This is an optimization exercise on Yosys and OpenROAD, whose aim is small area, not a production implementation.
The RTL was checked by simulation tests, not by an equivalence proof against the original design.
The series may have gaps, and a smaller design here may also do less where the tests do not look.
The clock cells of runs 2 and 3 come from the design's own scripts or RTL, not from TritonCTS.
The clock input has no modelled driver; a real chip could not lean on it and would need a root buffer or a full tree.

## design.v

```verilog
module channel(clk, rst, pwmsignal, ratio);
input clk;
input rst;
input pwmsignal;
output [12:0] ratio;
reg [21:0] w;
reg [5:0]  c;
reg [5:0]  r;
reg [11:0] q;
reg [9:0]  pre;
reg [9:0]  rat;
assign ratio = {3'b000, rat};
localparam [21:0] W_RST = 22'h00d08a;
localparam [21:0] W_END = 22'h006845;
localparam [21:0] W_MSK = 22'h3fffe9;
wire wend = ((w & W_MSK) == (W_END & W_MSK));
wire pend  = (c == 6'd0);
wire csat  = (c == 6'd50);
wire rwrap = (r == 6'd49);
wire qsat  = (q == 12'd3024);
wire gt48k = (q > 12'd998) | ((q == 12'd998) & (r != 6'd0));
wire meas  = ~pwmsignal & ~pend & gt48k;
wire in_t    = (q[11:10] == 2'b01) & (q[9:0] < 10'd1000);
wire in_1000 = (q > 12'd2024) & (q < 12'd3024);
always @(posedge clk or negedge rst)
if (!rst) begin
  w   <= W_RST;
  c   <= 6'd0;
  r   <= 6'd0;
  q   <= 12'd38;
  pre <= 10'd0;
  rat <= 10'd0;
end else begin
  w <= {w[20:0], ~(w[21] ^ w[20]) ^ wend};
  if (wend)
    rat <= pre;
  if (meas)
    c <= 6'd0;
  else if (!csat)
    c <= c + 6'd1;
  if (pend) begin
    r <= {5'd0, pwmsignal};
    q <= 12'd38;
    if (in_t)
      pre <= q[9:0];
    else if (in_1000)
      pre <= 10'd1000;
  end else if (pwmsignal) begin
    if (rwrap) begin
      r <= 6'd0;
      if (!qsat)
        q <= q + 12'd1;
    end else
      r <= r + 6'd1;
  end else if (!gt48k && !csat) begin
    r <= 6'd0;
    q <= 12'd38;
  end
end
endmodule
```

## constraint.sdc

```tcl
create_clock -name core_clock -period 20.0 [get_ports {clk}]
set_input_delay 4.0000 -clock core_clock [delete_from_list [all_inputs] [get_ports {clk}]]
set_output_delay 4.0000 -clock core_clock [all_outputs]
set_load 0.01 [all_outputs]
```

## config.mk

```make
export PLATFORM = sky130hd
export DESIGN_NAME = channel
export DESIGN_NICKNAME = channel
export VERILOG_FILES = /design/flow/design.v
export SDC_FILE = /design/flow/constraint.sdc
export NUM_CORES = 4
export LEC_CHECK = 0
export CAP_MARGIN = 20
export CORE_MARGIN = 2
export CORE_UTILIZATION = 40
export SLEW_MARGIN = 20
```

## run.sh

```bash
#!/bin/bash
# synth_recipe.tcl (not shown) runs the flow's synth.tcl, then flattens the netlist and writes it again
# the make line also repeats each setting of config.mk as NAME=value (left out here)
make -C /OpenROAD-flow-scripts/flow DESIGN_CONFIG=/design/flow/config.mk WORK_HOME=/design/flow/orfs CLKGATE_MAP_FILE= SYNTH_SCRIPT=/design/flow/synth_recipe.tcl finish
```

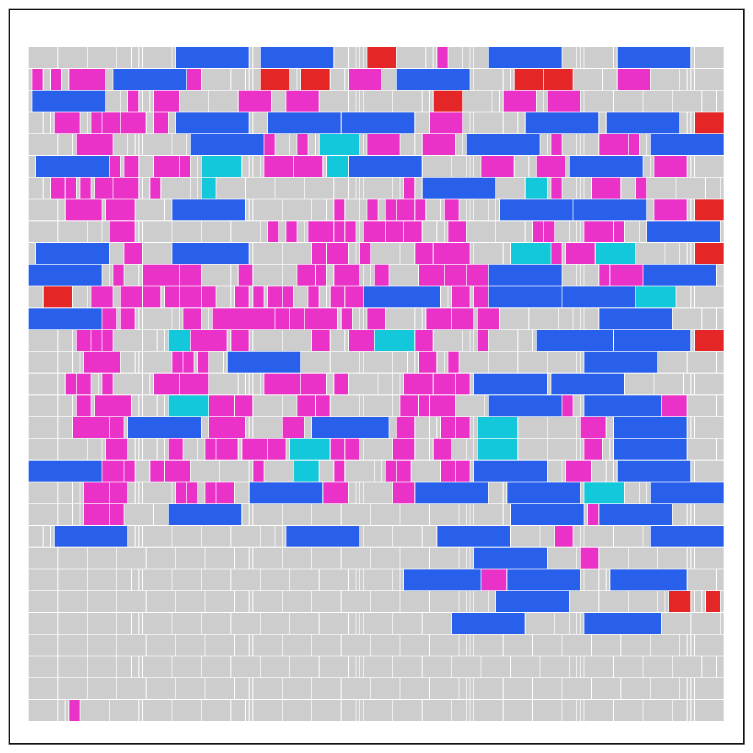
run_1/class_map.png
(8 px per µm) Fill, decap, tap and diode cells in grey.
| class | colour | cells | share of their area |
|---|---|---|---|
| remaining logic cells | magenta | 199 | 40% |
| remaining buffers and delay cells | red | 13 | 3.7% |
| clock drivers and dummy loads | cyan | 16 | 5.7% |
| sequential cells | blue | 66 | 50% |

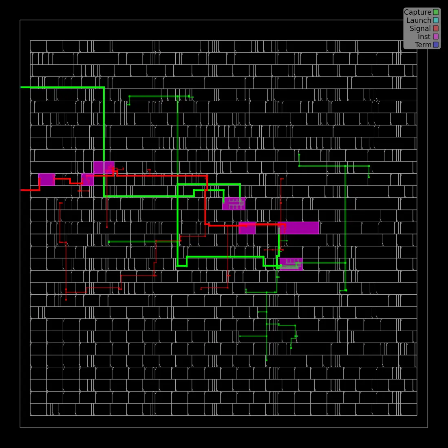
run_1/critical_path.png
final non-filler cell total: 393
worst setup margin: 14570 ps
Setup TNS: 0 ps

==> run notes, run 1 <==
outcome=no timing/DRC/antenna violations; Relative slew margins=0.317; Clock Tree Root=clkbuf_8; largest net degree at the start of global routing=67; CP required=about 20000 ps; CTS sink cnt=66; Worst Hold Class=register to register; worst-case clock buffer depth=2; multi-input logic area=approximately 1300 µm²; via count=about 2100; Synth cell types=just over 50; Most used DFF post-synth=dfrtp_1; fmax=184 MHz; Overflow after GRT=0; ANT nets after route=0; FP Rows=31; vias in the first global route=2130; final setup fails=0; Final Wtd Congestion=between 0.7 and 0.8; fin. max-slew vios=0; DRC errors left=0; CP bufs+invs=1; DP Worst Slack=approximately 14000 ps; initial antenna violation count=0; Crit. End Element=register; Core ar.=~7300 µm²; number of synthesized flops with an enable pin=0; CTS buffer count=9; post-DR wirelength/cell=14.6 µm; Yosys top cell area share=0.464; proportion of layout cells with a drive suffix above 1=0.150; Cell Area, Synth=about 3100 µm²; Setup Buffers After CTS=0; Clock Skews=10.9 ps; Inst Count DP=between 300 and 400; Seq/Total Area, Yosys=0.541; final hold violations=0; top cells by area, synth=dfrtp_1, dfstp_2, mux2_2, ha_1, nand2_1; Initial Utilization=0.419; mean area per synthesized cell=11.0 µm²; CP arrival=5710 ps; post-DP HPWL=approximately 3700 µm; sequential cell area=~1700 µm²; total global-route track usage=0.155; Worst-Skew Late Latency=between 300 and 400 ps; unrepaired setup endpoints after global routing=false; Initial DRC Count=~130; Syn Inst Count=about 280; critical path's top delay family=compound AO/OA/AOI/OAI gates; fin crit period=5430 ps; Max-Cap Viols=0; leading area contributor after synthesis=dfrtp_1; fillcell total=between 600 and 700; vias per cell=5.44; nets=300; H-tree levels=3; Slew @ Worst Pin=just over 1000 ps; die area=between 8000 and 9000 µm²; Largest stage delay, worst path=750 ps; fin crit share=0.271; Ports=16; Yosys reg bits=66; CP Class=input port to register; critical-path cell list=clkdlybuf4s50_1 -> o21bai_1 -> a31oi_2 -> a311o_1; die width=between 90 and 100 µm; # port buffers=12; cts hold-fix bufs=0; startpoint types=input port; Synth async-reset ratio=1.00; clock-pin slew on the worst setup and hold paths=roughly 70 ps; crit path max-delay cell type=a31oi_2; height of the die=91.6 µm; Synth Warn #=1; Area Growth Syn to Fin=11.5%; CTS tree=built; Post-Route WL=about 5700 µm; crit-path max FO=18; diodes inserted=0; CTS resizes=0; first-pass GRT wire length=approximately 10000 µm; first-pass iteration count of the detailed router=4
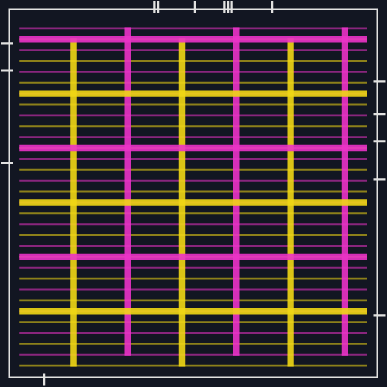
run_1/floorplan.png
(4 px per µm) Pins as bars on the die edge.
| net | colour |
|---|---|
| VDD | magenta |
| VSS | yellow |
met5 straps: 6
met4 straps: 6

[run 1: metal layers]
layer  track usage  part of all wire
met3        0.0518             0.039
met4        0.0581             0.022
met2         0.235              0.45
met5             0                 0
met1         0.205              0.49
[run 1: layout make-up]
type                    instances  area share
clock inverters                 5      0.0106
inverters                      14      0.0153
well taps                      99      0.0362
repair buffers                 13      0.0358
clock buffers                  11      0.0442
flip-flops and latches         66       0.485
multi-input cells             185       0.373
[run 1: cells by family after synthesis]
kind of cell / count (synthesis) / synth area share
compound gates: 35 / 0.0811
simple gates: 111 / 0.204
fa+ha+maj: 8 / 0.0326
other cells: 1 / 0.00122
xor+xnor: 7 / 0.0200
mux: 21 / 0.0737
flops: 66 / 0.541
buf+inv: 29 / 0.0456
[run 1: registers in the layout (all words and copies together), names as in the netlist]
signal  cells
pre        10
w          22
rat        10
q          12
r           6
c           6
[run 1: cell usage after synthesis, types with 4 or more instances]
cell and count:
buf_4 4, o21ai_0 5, nand4_1 8, nand2_1 22
nor3_1 7, nor4_1 5, or4_1 4, inv_1 14
nor4b_1 4, nor3b_1 4, mux2i_1 8, buf_2 7
dfstp_2 9, and3_1 5, mux2_2 10, nor2_1 19
xnor2_1 5, ha_1 8, dfrtp_1 57, o21ai_1 4
nand3_1 15, a21oi_1 4
[run 1: worst register-to-register path: cells and delay by family, from the launching register on]
family,cells,cell delay (ps)
multiplexers,1,390
AND/OR/NAND/NOR,2,700
flip-flops,1,500
AO/OA/AOI/OAI,2,970
[run 1: path summary, 6_finish.rpt]
check	cells past startpoint	slack, ps	end	start
hold / removal	0	360	w[3]	w[2]
setup reg to reg	5	17330	pre[4]	q[6]
hold reg to reg	0	360	w[3]	w[2]
setup / recovery	4	14570	q[7]	pwmsignal
max in group asynchronous	2	15630	rat[9]	rst
min in group asynchronous	2	3830	w[11]	rst
[run 1: per-stage QoR]
step                      utilization  hold WS (ps)  area [µm²]
after floorplan                     -           331        3080
after global placement          0.442           334        3240
after detailed placement        0.442           338        3240
after CTS                       0.467           363        3430
after global routing            0.467           365        3430
final                           0.467           358        3430
[run 1: cell usage in the layout, fill, tap and decap left out, drive strengths merged, types with 3 or more instances in the layout]
| cell | n |
|---|---|
| dfrtp | 57 |
| nand2 | 23 |
| nor2 | 19 |
| nand3 | 15 |
| inv | 15 |
| mux2 | 13 |
| clkbuf | 11 |
| clkdlybuf4s50 | 11 |
| nand4 | 10 |
| dfstp | 9 |
| o21ai | 9 |
| mux2i | 8 |
| ha | 8 |
| nor3 | 7 |
| nor4 | 6 |
| and3 | 5 |
| xnor2 | 5 |
| or4 | 5 |
| nor4b | 4 |
| nor3b | 4 |
| a21oi | 4 |
| o211ai | 3 |
| a211o | 3 |
| and4 | 3 |
| a211oi | 3 |
| nor2b | 3 |
| conb | 3 |
| clkinvlp | 3 |
| o311ai | 3 |
run_1/layers.png
(4 px per µm)
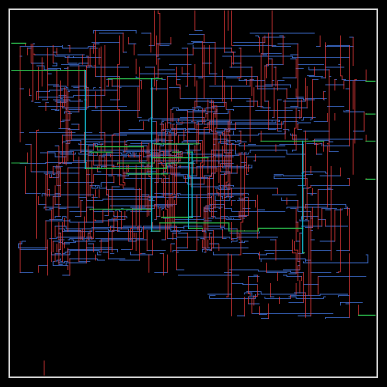

--- run 2 (changed files replaced; the others as in run 1) ---
removed: run.sh
==> design.v <==
module channel(clk, rst, pwmsignal, ratio);
input clk;
input rst;
input pwmsignal;
output [12:0] ratio;
reg [21:0] w;
reg [5:0]  r;
reg [11:0] q;
reg [9:0]  pre;
reg [9:0]  rat;
assign ratio = {3'b000, rat};
localparam [21:0] W_RST = 22'h00d08a;
localparam [21:0] W_END = 22'h006845;
localparam [21:0] W_MSK = 22'h3fffe9;
wire wend = ((w & W_MSK) == (W_END & W_MSK));
wire pend   = r[5] & r[4] & r[3];                           
wire settle = (q[11] & q[10]) |                             
              (~|q[11:6] & ~(q[5] & (q[4] | q[3] | (q[2] & q[1]))));  
wire rwrap  = r[5] & r[4] & r[0];                           
wire q_hi5  = &q[9:5];
wire qsat   = q[11] & ~q[10] & (&q[9:6]) & q[4];            
wire gt48k  = q[11] | q[10] |
              (q_hi5 & (q[4] | q[3] | (q[2] & q[1] & (q[0] | (|r)))));
wire meas   = ~pwmsignal & ~pend & ~settle & gt48k;
wire qinc   = settle | (pwmsignal & rwrap & ~qsat);
wire lo_ge1000 = q_hi5 & (q[4] | q[3]);                     
wire lo_gt1000 = q_hi5 & (q[4] | (q[3] & (|q[2:0])));       
wire in_t    = ~q[11] & q[10] & ~lo_ge1000;                 
wire in_1000 = (q[11] & ~qsat) | (q[10] & lo_gt1000);       
always @(posedge clk or negedge rst)
if (!rst) begin
  w   <= W_RST;
  r   <= 6'd0;
  q   <= 12'd4084;
  pre <= 10'd0;
  rat <= 10'd0;
end else begin
  w <= {w[20:0], ~(w[21] ^ w[20]) ^ wend};
  if (wend)
    rat <= pre;
  if (pend) begin
    r <= {5'd0, pwmsignal};
    q <= 12'd4085;
    if (in_t)
      pre <= q[9:0];
    else if (in_1000)
      pre <= 10'd1000;
  end else begin
    if (qinc)
      q <= {q[11:1] + {10'd0, q[0]}, ~q[0] | (settle & pwmsignal & rwrap)};
    if (pwmsignal)
      r <= rwrap ? 6'd0 : r + 6'd1;
    else if (meas)
      r <= 6'd63;
    else if (settle)
      r <= 6'd0;
  end
end
endmodule
==> flow/run.sh <==
#!/bin/bash
# Own layout flow: the standard ORFS flow (standard.sh: the standard
# synthesis script, floorplan, power grid, placement, routing) with these
# changes:
#  - synthesis maps logic with flow/abc.script, an area-oriented ABC script,
#    in place of ORFS's abc_speed.script (a copy of ORFS's scripts folder
#    with only that file replaced, used through SCRIPTS_DIR); flip-flop
#    mapping, names and everything else in synthesis are unchanged;
#  - ports are buffered with buf_1 (BUFFER_PORTS_ARGS) instead of the
#    larger cell buffer_ports picks by default;
#  - one tie cell drives the constant outputs (SKIP_REPAIR_TIE_FANOUT);
#  - the clock tree is replaced by CLKBUF_K clkbuf cells, each driving one
#    cluster of nearby flip-flops (flow/clkbuf.tcl, run as the CTS step's
#    PRE hook; it makes that step's clock_tree_synthesis a no-op).  All
#    flip-flops get the clock through one buffer level, with no deliberate
#    skew.
# The whole make output goes to make.log here; ORFS's per-step logs stay
# under orfs/logs.
set -euo pipefail
here=$(pwd)
rm -rf "$here/scripts_abc"
cp -r "$FLOW_HOME/scripts" "$here/scripts_abc"
cp "$here/flow/abc.script" "$here/scripts_abc/abc_speed.script"
export SCRIPTS_DIR="$here/scripts_abc"
export PRE_CTS_TCL="$here/flow/clkbuf.tcl"
export CLKBUF_K=4
export CLKBUF_CELL=sky130_fd_sc_hd__clkbuf_8
export BUFFER_PORTS_ARGS="-buffer_cell sky130_fd_sc_hd__buf_1"
export SKIP_REPAIR_TIE_FANOUT=1
bash standard.sh > "$here/make.log" 2>&1
==> flow/abc.script <==
strash
ifraig
scorr
dc2
strash
&get -n
&dc2
&dch -f
&nf -R 1000
&put

==> flow/clkbuf.tcl <==
# Clock distribution without a tree: the clock port drives CLKBUF_K buffers
# (CLKBUF_CELL), each feeding one cluster of clock sinks (k-means on the
# placed sinks' positions) and placed at its cluster's centroid.
set K [expr {[info exists ::env(CLKBUF_K)] ? $::env(CLKBUF_K) : 2}]
set cell [expr {[info exists ::env(CLKBUF_CELL)] ? $::env(CLKBUF_CELL) : "sky130_fd_sc_hd__clkbuf_8"}]
set block [ord::get_db_block]
set clknet [$block findNet clk]
set master [[ord::get_db] findMaster $cell]
set pts {}
foreach it [$clknet getITerms] {
  set b [[$it getInst] getBBox]
  lappend pts [list [expr {([$b xMin] + [$b xMax]) / 2}] [expr {([$b yMin] + [$b yMax]) / 2}] $it]
}
set n [llength $pts]
# seed centroids from x-sorted strips, then Lloyd iterations
set srt [lsort -integer -index 0 $pts]
set cen {}
for {set k 0} {$k < $K} {incr k} {
  set p [lindex $srt [expr {(2 * $k + 1) * $n / (2 * $K)}]]
  lappend cen [list [lindex $p 0] [lindex $p 1]]
}
for {set iter 0} {$iter < 50} {incr iter} {
  set asg {}
  foreach p $pts {
    set best 0; set bd -1
    for {set k 0} {$k < $K} {incr k} {
      lassign [lindex $cen $k] cx cy
      set d [expr {abs([lindex $p 0] - $cx) + abs([lindex $p 1] - $cy)}]
      if {$bd < 0 || $d < $bd} { set bd $d; set best $k }
    }
    lappend asg $best
  }
  set new {}
  for {set k 0} {$k < $K} {incr k} {
    set sx 0; set sy 0; set m 0
    foreach p $pts a $asg { if {$a == $k} { set sx [expr {$sx + [lindex $p 0]}]; set sy [expr {$sy + [lindex $p 1]}]; incr m } }
    if {$m} { lappend new [list [expr {$sx / $m}] [expr {$sy / $m}]] } else { lappend new [lindex $cen $k] }
  }
  if {$new eq $cen} break
  set cen $new
}
for {set k 0} {$k < $K} {incr k} {
  set inst [odb::dbInst_create $block $master clkroot_buf_$k]
  set net [odb::dbNet_create $block clkroot_net_$k]
  $net setSigType CLOCK
  set m 0
  foreach p $pts a $asg { if {$a == $k} { set it [lindex $p 2]; $it disconnect; $it connect $net; incr m } }
  [$inst findITerm A] connect $clknet
  [$inst findITerm X] connect $net
  lassign [lindex $cen $k] cx cy
  $inst setLocation [expr {$cx - [$master getWidth] / 2}] [expr {$cy - [$master getHeight] / 2}]
  $inst setPlacementStatus PLACED
  puts "clkbuf.tcl: clkroot_buf_$k ($cell) drives $m sinks"
}
detailed_placement
# The clock is fully buffered above: make the flow's CTS call a no-op.
proc clock_tree_synthesis {args} { puts "clkbuf.tcl: clock_tree_synthesis skipped" }
==> standard.sh <==
#!/bin/bash
# synth_recipe.tcl (not shown) runs the flow's synth.tcl, then flattens the netlist and writes it again
# the make line also repeats each setting of config.mk as NAME=value (left out here)
make -C /OpenROAD-flow-scripts/flow DESIGN_CONFIG=/design/flow/config.mk WORK_HOME=/design/flow/orfs CLKGATE_MAP_FILE= SYNTH_SCRIPT=/design/flow/synth_recipe.tcl "${@:-finish}"
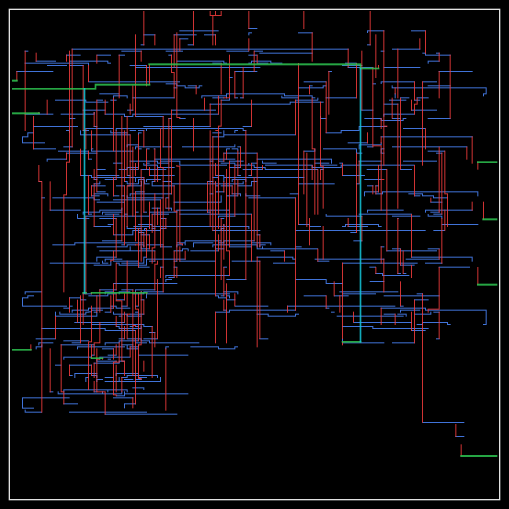
run_2/layers.png
(6 px per µm)
| layer | colour | wire length |
|---|---|---|
| M2 | red | 1740 µm |
| M4 | cyan | 79.6 µm |
| M1 | blue | 2030 µm |
| M3 | green | 98.9 µm |

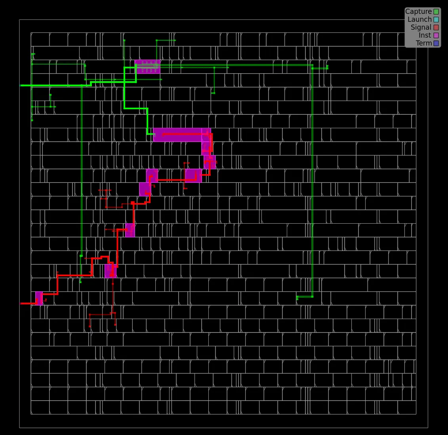
run_2/critical_path.png
fin crit period: 6110 ps
worst setup margin: 13890 ps

==> run notes, run 2 <==
outcome=no timing/DRC/antenna violations; leading area contributor after synthesis=dfrtp_1; post-DR wirelength/cell=13.9 µm (-5.0%); height of the die=81.5 µm (-11%); Core ar.=5850 µm² (-20%); CP arrival=6180 ps (+470 ps); Synth cell types=33 (-35%); CP required=20070 ps (-210 ps); Yosys top cell area share=0.469 (+0.00464); ANT nets after route=0 (unchanged); biggest regs=w: 22 flops, q: 12 flops; vias in the first global route=1370 (-36%); proportion of layout cells with a drive suffix above 1=0.100 (-0.0492); crit-path max FO=10 (-8); # port buffers=12 (unchanged); mean area per synthesized cell=12.3 µm² (+11%); most frequent cell after synthesis=dfrtp_1; initial antenna violation count=0 (unchanged); die width=81.5 µm (-11%); final hold violations=0 (unchanged); Seq/Total Area, Yosys=0.633 (+0.0918); Clock Skews=28.4 ps (+17.5 ps); Hold EP=w[3]; Initial DRC Count=44 (-65%); most frequent cells in the layout=dfrtp_1, nand2_1, o21ai_0, dfstp_2, buf_1; vias per cell=5.11 (-6.1%); diodes inserted=0 (unchanged); fin. max-slew vios=0 (unchanged); DRC errors left=0 (unchanged); cts hold-fix bufs=0 (unchanged); reg2reg start=q[8]; mux share of post-synthesis cell area=0.0469 (-0.0268); Worst Hold Class=register to register; simple-gate portion of the synthesized area=0.125 (-0.0794); unrepaired setup endpoints after global routing=false; top cells by area, synth=dfrtp_1, dfstp_2, mux2_1, o21ai_0, nand2_1; Yosys reg bits=60 (-9.1%); Synth async-reset ratio=1.00 (unchanged); startpoint types=input port; reg2reg end=q[11]; first-pass iteration count of the detailed router=4 (unchanged); Ports=16 (unchanged); Crit. End Element=register; hold slack=367 ps (+9.55 ps); CP Class=input port to register; Syn Inst Count=195 (-30%); most common cell after layout, fill and taps aside=dfrtp_1; Overflow after GRT=0 (unchanged); Setup TNS=0 ps (unchanged); FF-to-FF setup slack=17370 ps (+40 ps); hold wc startpoint=w[2]; Most used DFF post-synth=dfrtp_1; Most flops, register=w; Relative slew margins=0.512 (+0.195); Inst Count DP=280 (-26%); total global-route track usage=0.124 (-0.0310); die area=6640 µm² (-21%); Area Growth Syn to Fin=7.50%; Setup Buffers After CTS=0 (unchanged); post-DP HPWL=2700 µm (-28%); Worst-Skew Late Latency=160 ps (-190 ps); Synth Warn #=1 (unchanged); Max-Cap Viols=0 (unchanged); Final Wtd Congestion=0.796 (+0.53%); Post-synth top cells=dfrtp_1, nand2_1, o21ai_0; Post-Route WL=3950 µm (-31%); first-pass GRT wire length=6620 µm (-36%); Post-Synth XOR/XNOR Area=0.0146 (-0.00537); Cell Area, Synth=2400 µm² (-22%); FP Rows=28 (-9.7%); fin crit share=0.305 (+0.0339); fmax=164 MHz (-11%); Synth Area in Compound Gates=0.132 (+0.0513); adder-cell share of the synthesized area=0.0261 (-0.00653); Initial Utilization=0.410 (-0.00862); FF-to-FF path depth=9 (+4); largest net degree at the start of global routing=61 (-9.0%); number of synthesized flops with an enable pin=0 (unchanged); CTS resizes=0 (unchanged); final setup fails=0 (unchanged); hold depth=0 (unchanged); clock-pin slew on the worst setup and hold paths=90 ps (+20 ps); via count=1451 (-32%); nets=219 (-27%); largest family of logic cells by synthesized area=compound AO/OA/AOI/OAI gates; number of flip-flops in the largest register=22 (unchanged); final non-filler cell total=284 (-28%); Slew @ Worst Pin=732 ps (-285 ps)
-- run 2: area by class of cell --
cell class | count | area [µm²]
Fill cell | 523 | 3270
Buffer | 4 | 55.1
Multi-Input combinational cell | 125 | 832
Sequential cell | 60 | 1520
Timing Repair Buffer | 13 | 53.8
Inverter | 7 | 26.3
Tap cell | 75 | 93.8
-- run 2: layer usage --
layer	wire length, µm	track usage	vias up
met5	0	0	-
met4	79	0.0220	0
met3	98	0.00989	4
met2	1740	0.197	16
met1	2030	0.188	690
li1	-	-	741
-- run 2: how the worst max path moves through the flow --
| stage | cells past startpoint | start | slack (ps) | to |
|---|---|---|---|---|
| after floorplan | 8 | pwmsignal | 14370 | q[11] |
| after global placement | 9 | pwmsignal | 13840 | q[11] |
| after detailed placement | 9 | pwmsignal | 13780 | q[11] |
| after CTS | 9 | pwmsignal | 13750 | q[11] |
| after global routing | 9 | pwmsignal | 13670 | q[11] |
| final | 9 | pwmsignal | 13890 | q[11] |
-- run 2: stage by stage --
stage | area, µm² | utilization | setup slack (ps)
after global routing | 2580 | 0.441 | 13670
final | 2580 | 0.441 | 13890
after detailed placement | 2530 | 0.432 | 13780
after CTS | 2580 | 0.441 | 13750
after global placement | 2530 | 0.432 | 13840
after floorplan | 2400 | - | 14370
-- run 2: critical path, stage by stage --
cell     delay, ps
buf_1          280
nand4_1        190
o21ai_0        610
and3_1         260
and2_0         210
and4_1         250
nand4_1        120
a21oi_1        150
o21ai_0        100
-- run 2: logic make-up (layout without fill, tap and decap cells) --
kind of cell,Yosys count,after routing
AOI/OAI and AO/OA,49,49
xor gates and xnor gates,4,4
adders and majority gates,5,5
buffers and inverters,10,24
DFF,60,60
muxes,10,10
other,1,1
and+or+nand+nor,56,56
run_2/class_map.png
(10 px per µm) Fill, decap, tap and diode cells in grey.
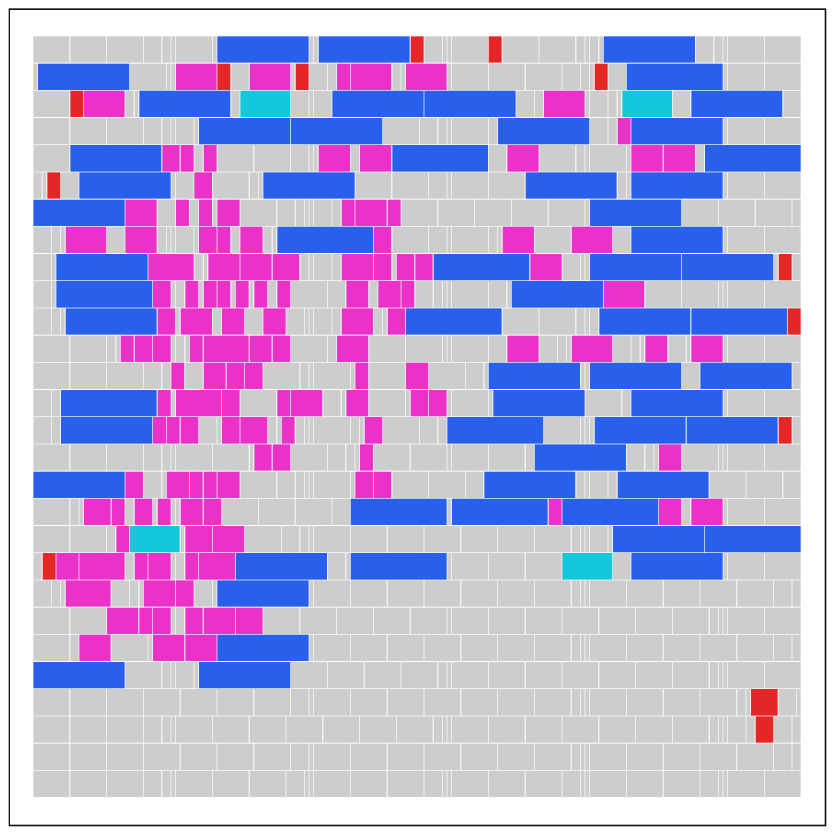

--- run 3 (diff from run 2) ---
--- a/design.v
+++ b/design.v
@@ -16,2 +16,3 @@
 wire pend   = r[5] & r[4] & r[3];                           
+wire mpend  = pend & r[0];                                  
 wire settle = (q[11] & q[10]) |                             
@@ -32,5 +33,3 @@
   w   <= W_RST;
-  r   <= 6'd0;
-  q   <= 12'd4084;
-  pre <= 10'd0;
+  r   <= 6'd56;
   rat <= 10'd0;
@@ -40,19 +39,20 @@
     rat <= pre;
-  if (pend) begin
+  if (pend)
     r <= {5'd0, pwmsignal};
+  else if (pwmsignal)
+    r <= rwrap ? 6'd0 : r + 6'd1;
+  else if (meas)
+    r <= 6'd63;
+  else if (settle)
+    r <= 6'd0;
+end
+wire upd_t    = mpend & in_t;
+wire upd_1000 = mpend & in_1000;
+wire keep     = ~(upd_t | upd_1000 | (pend & ~r[0]));
+always @(posedge clk) begin
+  if (pend)
     q <= 12'd4085;
-    if (in_t)
-      pre <= q[9:0];
-    else if (in_1000)
-      pre <= 10'd1000;
-  end else begin
-    if (qinc)
-      q <= {q[11:1] + {10'd0, q[0]}, ~q[0] | (settle & pwmsignal & rwrap)};
-    if (pwmsignal)
-      r <= rwrap ? 6'd0 : r + 6'd1;
-    else if (meas)
-      r <= 6'd63;
-    else if (settle)
-      r <= 6'd0;
-  end
+  else
+    q <= {q[11:1] + {10'd0, q[0] & qinc}, (q[0] ^ qinc) | (settle & pwmsignal & rwrap)};
+  pre <= ({10{keep}} & pre) | ({10{upd_t}} & q[9:0]) | ({10{upd_1000}} & 10'd1000);
 end
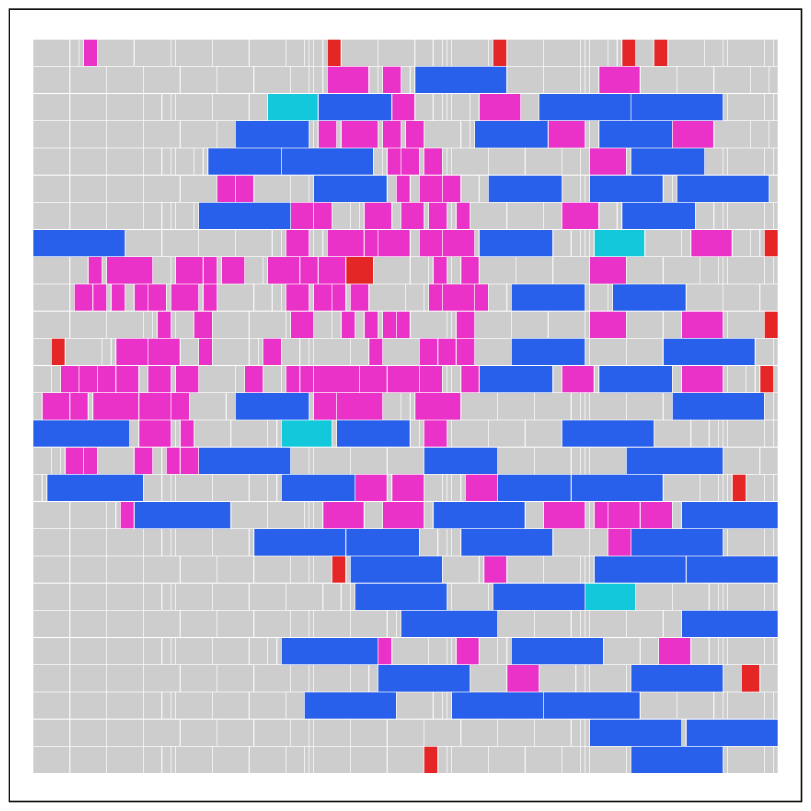
run_3/class_map.png
(10 px per µm) Fill, decap, tap and diode cells in grey.
| class | colour | cells | share of their area |
|---|---|---|---|
| remaining buffers and delay cells | red | 13 | 2.3% |
| sequential cells | blue | 60 | 60% |
| remaining logic cells | magenta | 126 | 35% |
| clock-net drivers | cyan | 4 | 2.4% |

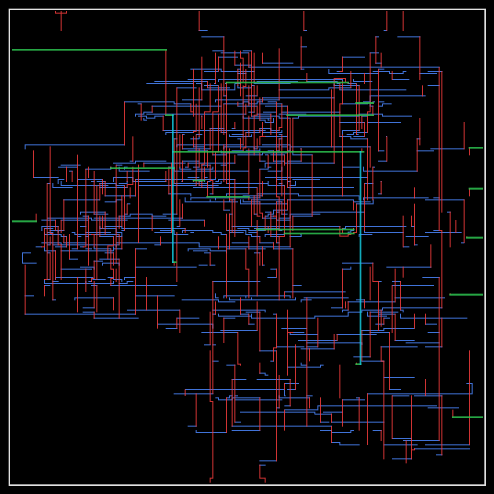
run_3/layers.png
(6 px per µm)
| layer | colour | wire length |
|---|---|---|
| M3 | green | 164 µm |
| M2 | red | 1680 µm |
| M1 | blue | 1990 µm |
| M4 | cyan | 59.8 µm |

==> run notes, run 3 <==
Crit. End Element=register; Relative slew margins=0.375 (-0.137); leading area contributor after synthesis=dfrtp_1; die width=79.1 µm (-2.9%); Ports=16 (unchanged); post-DR wirelength/cell=14.2 µm (+2.0%); biggest regs=w: 22 flops, q: 12 flops; Yosys reg bits=60 (unchanged); via count=1486 (+2.4%); ANT nets after route=0 (unchanged); final hold violations=0 (unchanged); vias per cell=5.40 (+5.8%); CTS resizes=0 (unchanged); Yosys top cell area share=0.322 (-0.147); Synth cell types=37 (+12%); most frequent cell after synthesis=dfrtp_1; DRC errors left=0 (unchanged); most used cell, CP=ha_1; fin crit period=5780 ps (-322 ps); Slew @ Worst Pin=937 ps (+206 ps); top cells by area, synth=dfrtp_1, dfxtp_1, dfstp_2, mux2_1, o21ai_0; nets=213 (-2.7%); largest net degree at the start of global routing=39 (-36%); critical path's top delay family=simple AND/OR/NAND/NOR gates; Setup TNS=0 ps (unchanged); post-DP HPWL=2690 µm (-0.18%); initial antenna violation count=0 (unchanged); CP arrival=5840 ps (-340 ps); Synth Warn #=1 (unchanged); # port buffers=12 (unchanged); Clock Skews=36.5 ps (+8.12 ps); fmax=173 MHz (+5.6%); Max-Cap Viols=0 (unchanged); Setup Buffers After CTS=0 (unchanged); mean area per synthesized cell=11.9 µm² (-3.1%); Most flops, register=w; Initial Utilization=0.412 (+0.00159); critical-path cell list=buf_1 -> nand4_1 -> o21ai_0 -> ha_1 -> ha_1 -> and4_1 -> and3_1 -> nand2_1 -> or3_1 -> nand3_1; crit-path max FO=6 (-4); number of flip-flops in the largest register=22 (unchanged); height of the die=79.1 µm (-2.9%); Final Wtd Congestion=0.810 (+1.8%); CP bufs+invs=1 (unchanged); Post-Route WL=3900 µm (-1.2%); final non-filler cell total=275 (-3.2%); Area Growth Syn to Fin=7.82%; startpoint types=input port; CP Class=input port to register; die area=6250 µm² (-5.8%); first-pass GRT wire length=6740 µm (+1.8%); outcome=no timing/DRC/antenna violations; cts hold-fix bufs=0 (unchanged); Synth async-reset ratio=0.633 (-0.367); most frequent cells in the layout=dfrtp_1, dfxtp_1, o21ai_0, nand2_1; total global-route track usage=0.130 (+0.00626); Initial DRC Count=62 (+41%); Syn Inst Count=189 (-3.1%); Seq/Total Area, Yosys=0.622 (-0.0111); number of synthesized flops with an enable pin=0 (unchanged); crit path max-delay cell type=or3_1; Inst Count DP=271 (-3.2%); worst setup margin=14220 ps (+322 ps); Core ar.=5470 µm² (-6.5%); proportion of layout cells with a drive suffix above 1=0.0739 (-0.0266); DP Worst Slack=14090 ps (+312 ps); Overflow after GRT=0 (unchanged); Most used DFF post-synth=dfrtp_1; CP required=20060 ps (about the same); Post-synth top cells=dfrtp_1, dfxtp_1, o21ai_0; first-pass iteration count of the detailed router=4 (unchanged); fin. max-slew vios=0 (unchanged); vias in the first global route=1394 (+1.8%); unrepaired setup endpoints after global routing=false; Cell Area, Synth=2250 µm² (-6.1%); FP Rows=27 (-3.6%); Worst-Skew Late Latency=160 ps (about the same); diodes inserted=0 (unchanged); final setup fails=0 (unchanged); clock-pin slew on the worst setup and hold paths=110 ps (+20 ps); Worst Hold Class=register to register; fin crit share=0.289 (-0.0161); Largest stage delay, worst path=320 ps (-290 ps); most common cell after layout, fill and taps aside=dfrtp_1
## run 3: cell types whose count changed after synthesis, moves of 3 or more
| cell | before | now |
|---|---|---|
| and4_1 | 4 | 1 |
| dfrtp_1 | 45 | 29 |
| nand2_1 | 18 | 14 |
| a22o_1 | 7 | 4 |
| a221o_1 | 0 | 6 |
| o22a_1 | 6 | 0 |
| clkinv_1 | 7 | 4 |
| dfstp_2 | 15 | 9 |
| nand3_1 | 3 | 7 |
| dfxtp_1 | 0 | 22 |
## run 3: cells by family (layout without fill, tap and decap cells)
| group | count (synthesis) | after routing | synth area share |
|---|---|---|---|
| compound gates | 42 | 42 | 0.123 |
| xor+xnor | 4 | 4 | 0.0155 |
| fa+ha+maj | 5 | 5 | 0.0277 |
| buf+inv | 7 | 21 | 0.0166 |
| flops | 60 | 60 | 0.622 |
| mux | 11 | 11 | 0.0544 |
| other cells | 1 | 1 | 0.00166 |
| simple gates | 59 | 59 | 0.139 |
## run 3: routing by layer
metal,vias to the layer above,track usage,part of all wire
met3,5,0.00909,0.042
met5,-,0,0
li1,724,-,-
met2,27,0.214,0.43
met4,0,0.0207,0.015
met1,730,0.193,0.51
## run 3: stage by stage
| step | util | cell area, µm² | hold slack [ps] |
|---|---|---|---|
| floorplan | - | 2250 | 331 |
| global placement | 0.434 | 2380 | 344 |
| detailed placement | 0.434 | 2380 | 344 |
| CTS | 0.444 | 2430 | 341 |
| global route | 0.444 | 2430 | 385 |
| finish | 0.444 | 2430 | 364 |
## run 3: final cells by class
class | count | area, µm²
flip-flops and latches | 60 | 1400
repair buffers | 13 | 53.8
plain buffers | 4 | 55.1
inverters | 4 | 15.0
well taps | 72 | 90.1
multi-input cells | 122 | 815
fillers | 527 | 3040
## run 3: worst paths after layout
kind,slack [ps],from,cells past startpoint,end
setup / recovery,14220,pwmsignal,10,q[10]
hold / removal,360,w[2],0,w[3]
setup reg to reg,17090,q[10],11,q[10]
hold reg to reg,360,w[2],0,w[3]
max in group asynchronous,15420,rst,1,r[1]
min in group asynchronous,3960,rst,1,w[9]
## run 3: worst reg2reg max path: cells and delay by family, from the launching register on
family,cells,cell delay (ps)
AND/OR/NAND/NOR,6,1460
flip-flops,1,370
adder cells (fa/ha/maj),2,340
AO/OA/AOI/OAI,3,660

==> notes/layouts.md <==
Pictures saved along the way, in no particular order.

Routed clock nets over the placement.
panel A
(8 px per µm)
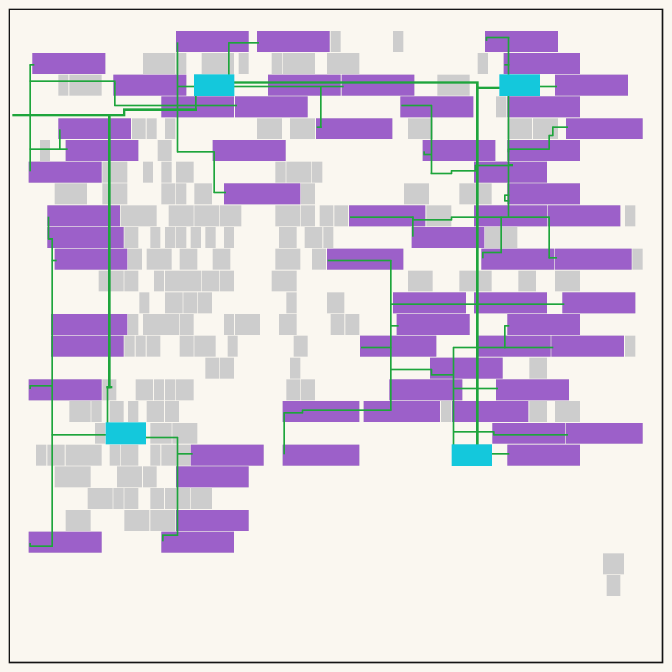
panel B
(6 px per µm)
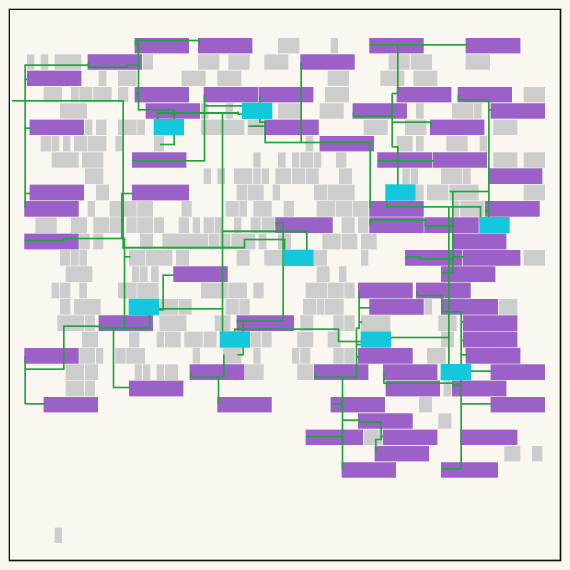
panel C
(8 px per µm)
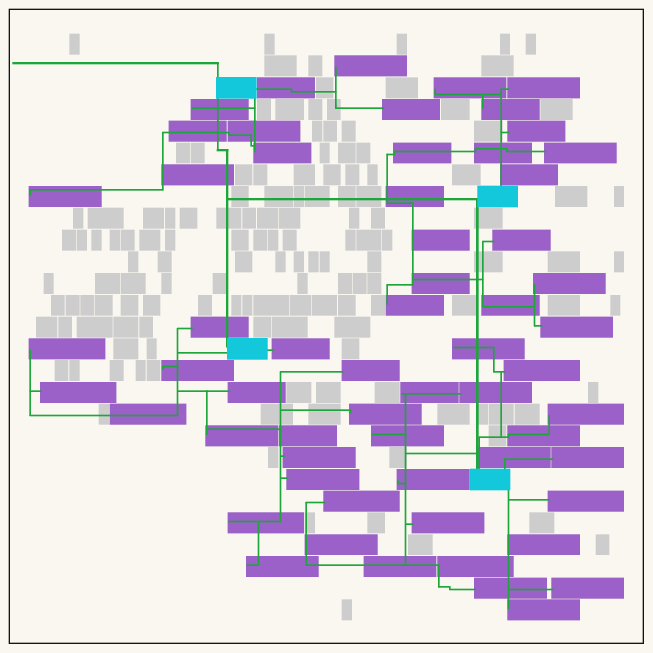
For run 2, see panel A.
For run 1, see panel B.
For run 3, see panel C.

==> static timing again, ports no longer ideal <==
The results above use ideal ports. As a check the final layouts listed here were re-extracted and re-timed, cells and wires unchanged. Step 1 assumes that a clkbuf_16 drives the clock port and a buf_2 every other input. Step 2 also shifts input and output timing later by t, the mid clock arrival at the registers, as if the neighbouring blocks saw the same clock. Three values: ideal, step 1, step 2; two values: the first two.
| run | t (ns) | setup WS [ns] | worst setup path at the end | clock arrival spread, ns | cell pins on the clock port's net |
|---|---|---|---|---|---|
| run 1 | 0.378 | 14.573 / 14.582 / 14.205 | input to register | 0.011 / 0.011 | 1 |
| run 2 | 0.204 | 13.895 / 13.933 / 13.729 | input to register | 0.029 / 0.029 | 4 |
| run 3 | 0.200 | 14.217 / 14.250 / 14.050 | input to register | 0.036 / 0.036 | 4 |
After both steps setup and hold are still met in every run listed. The setup slack of run 1, which loses most, moves by +0.009 ns with the drivers and by -0.368 ns with both steps.
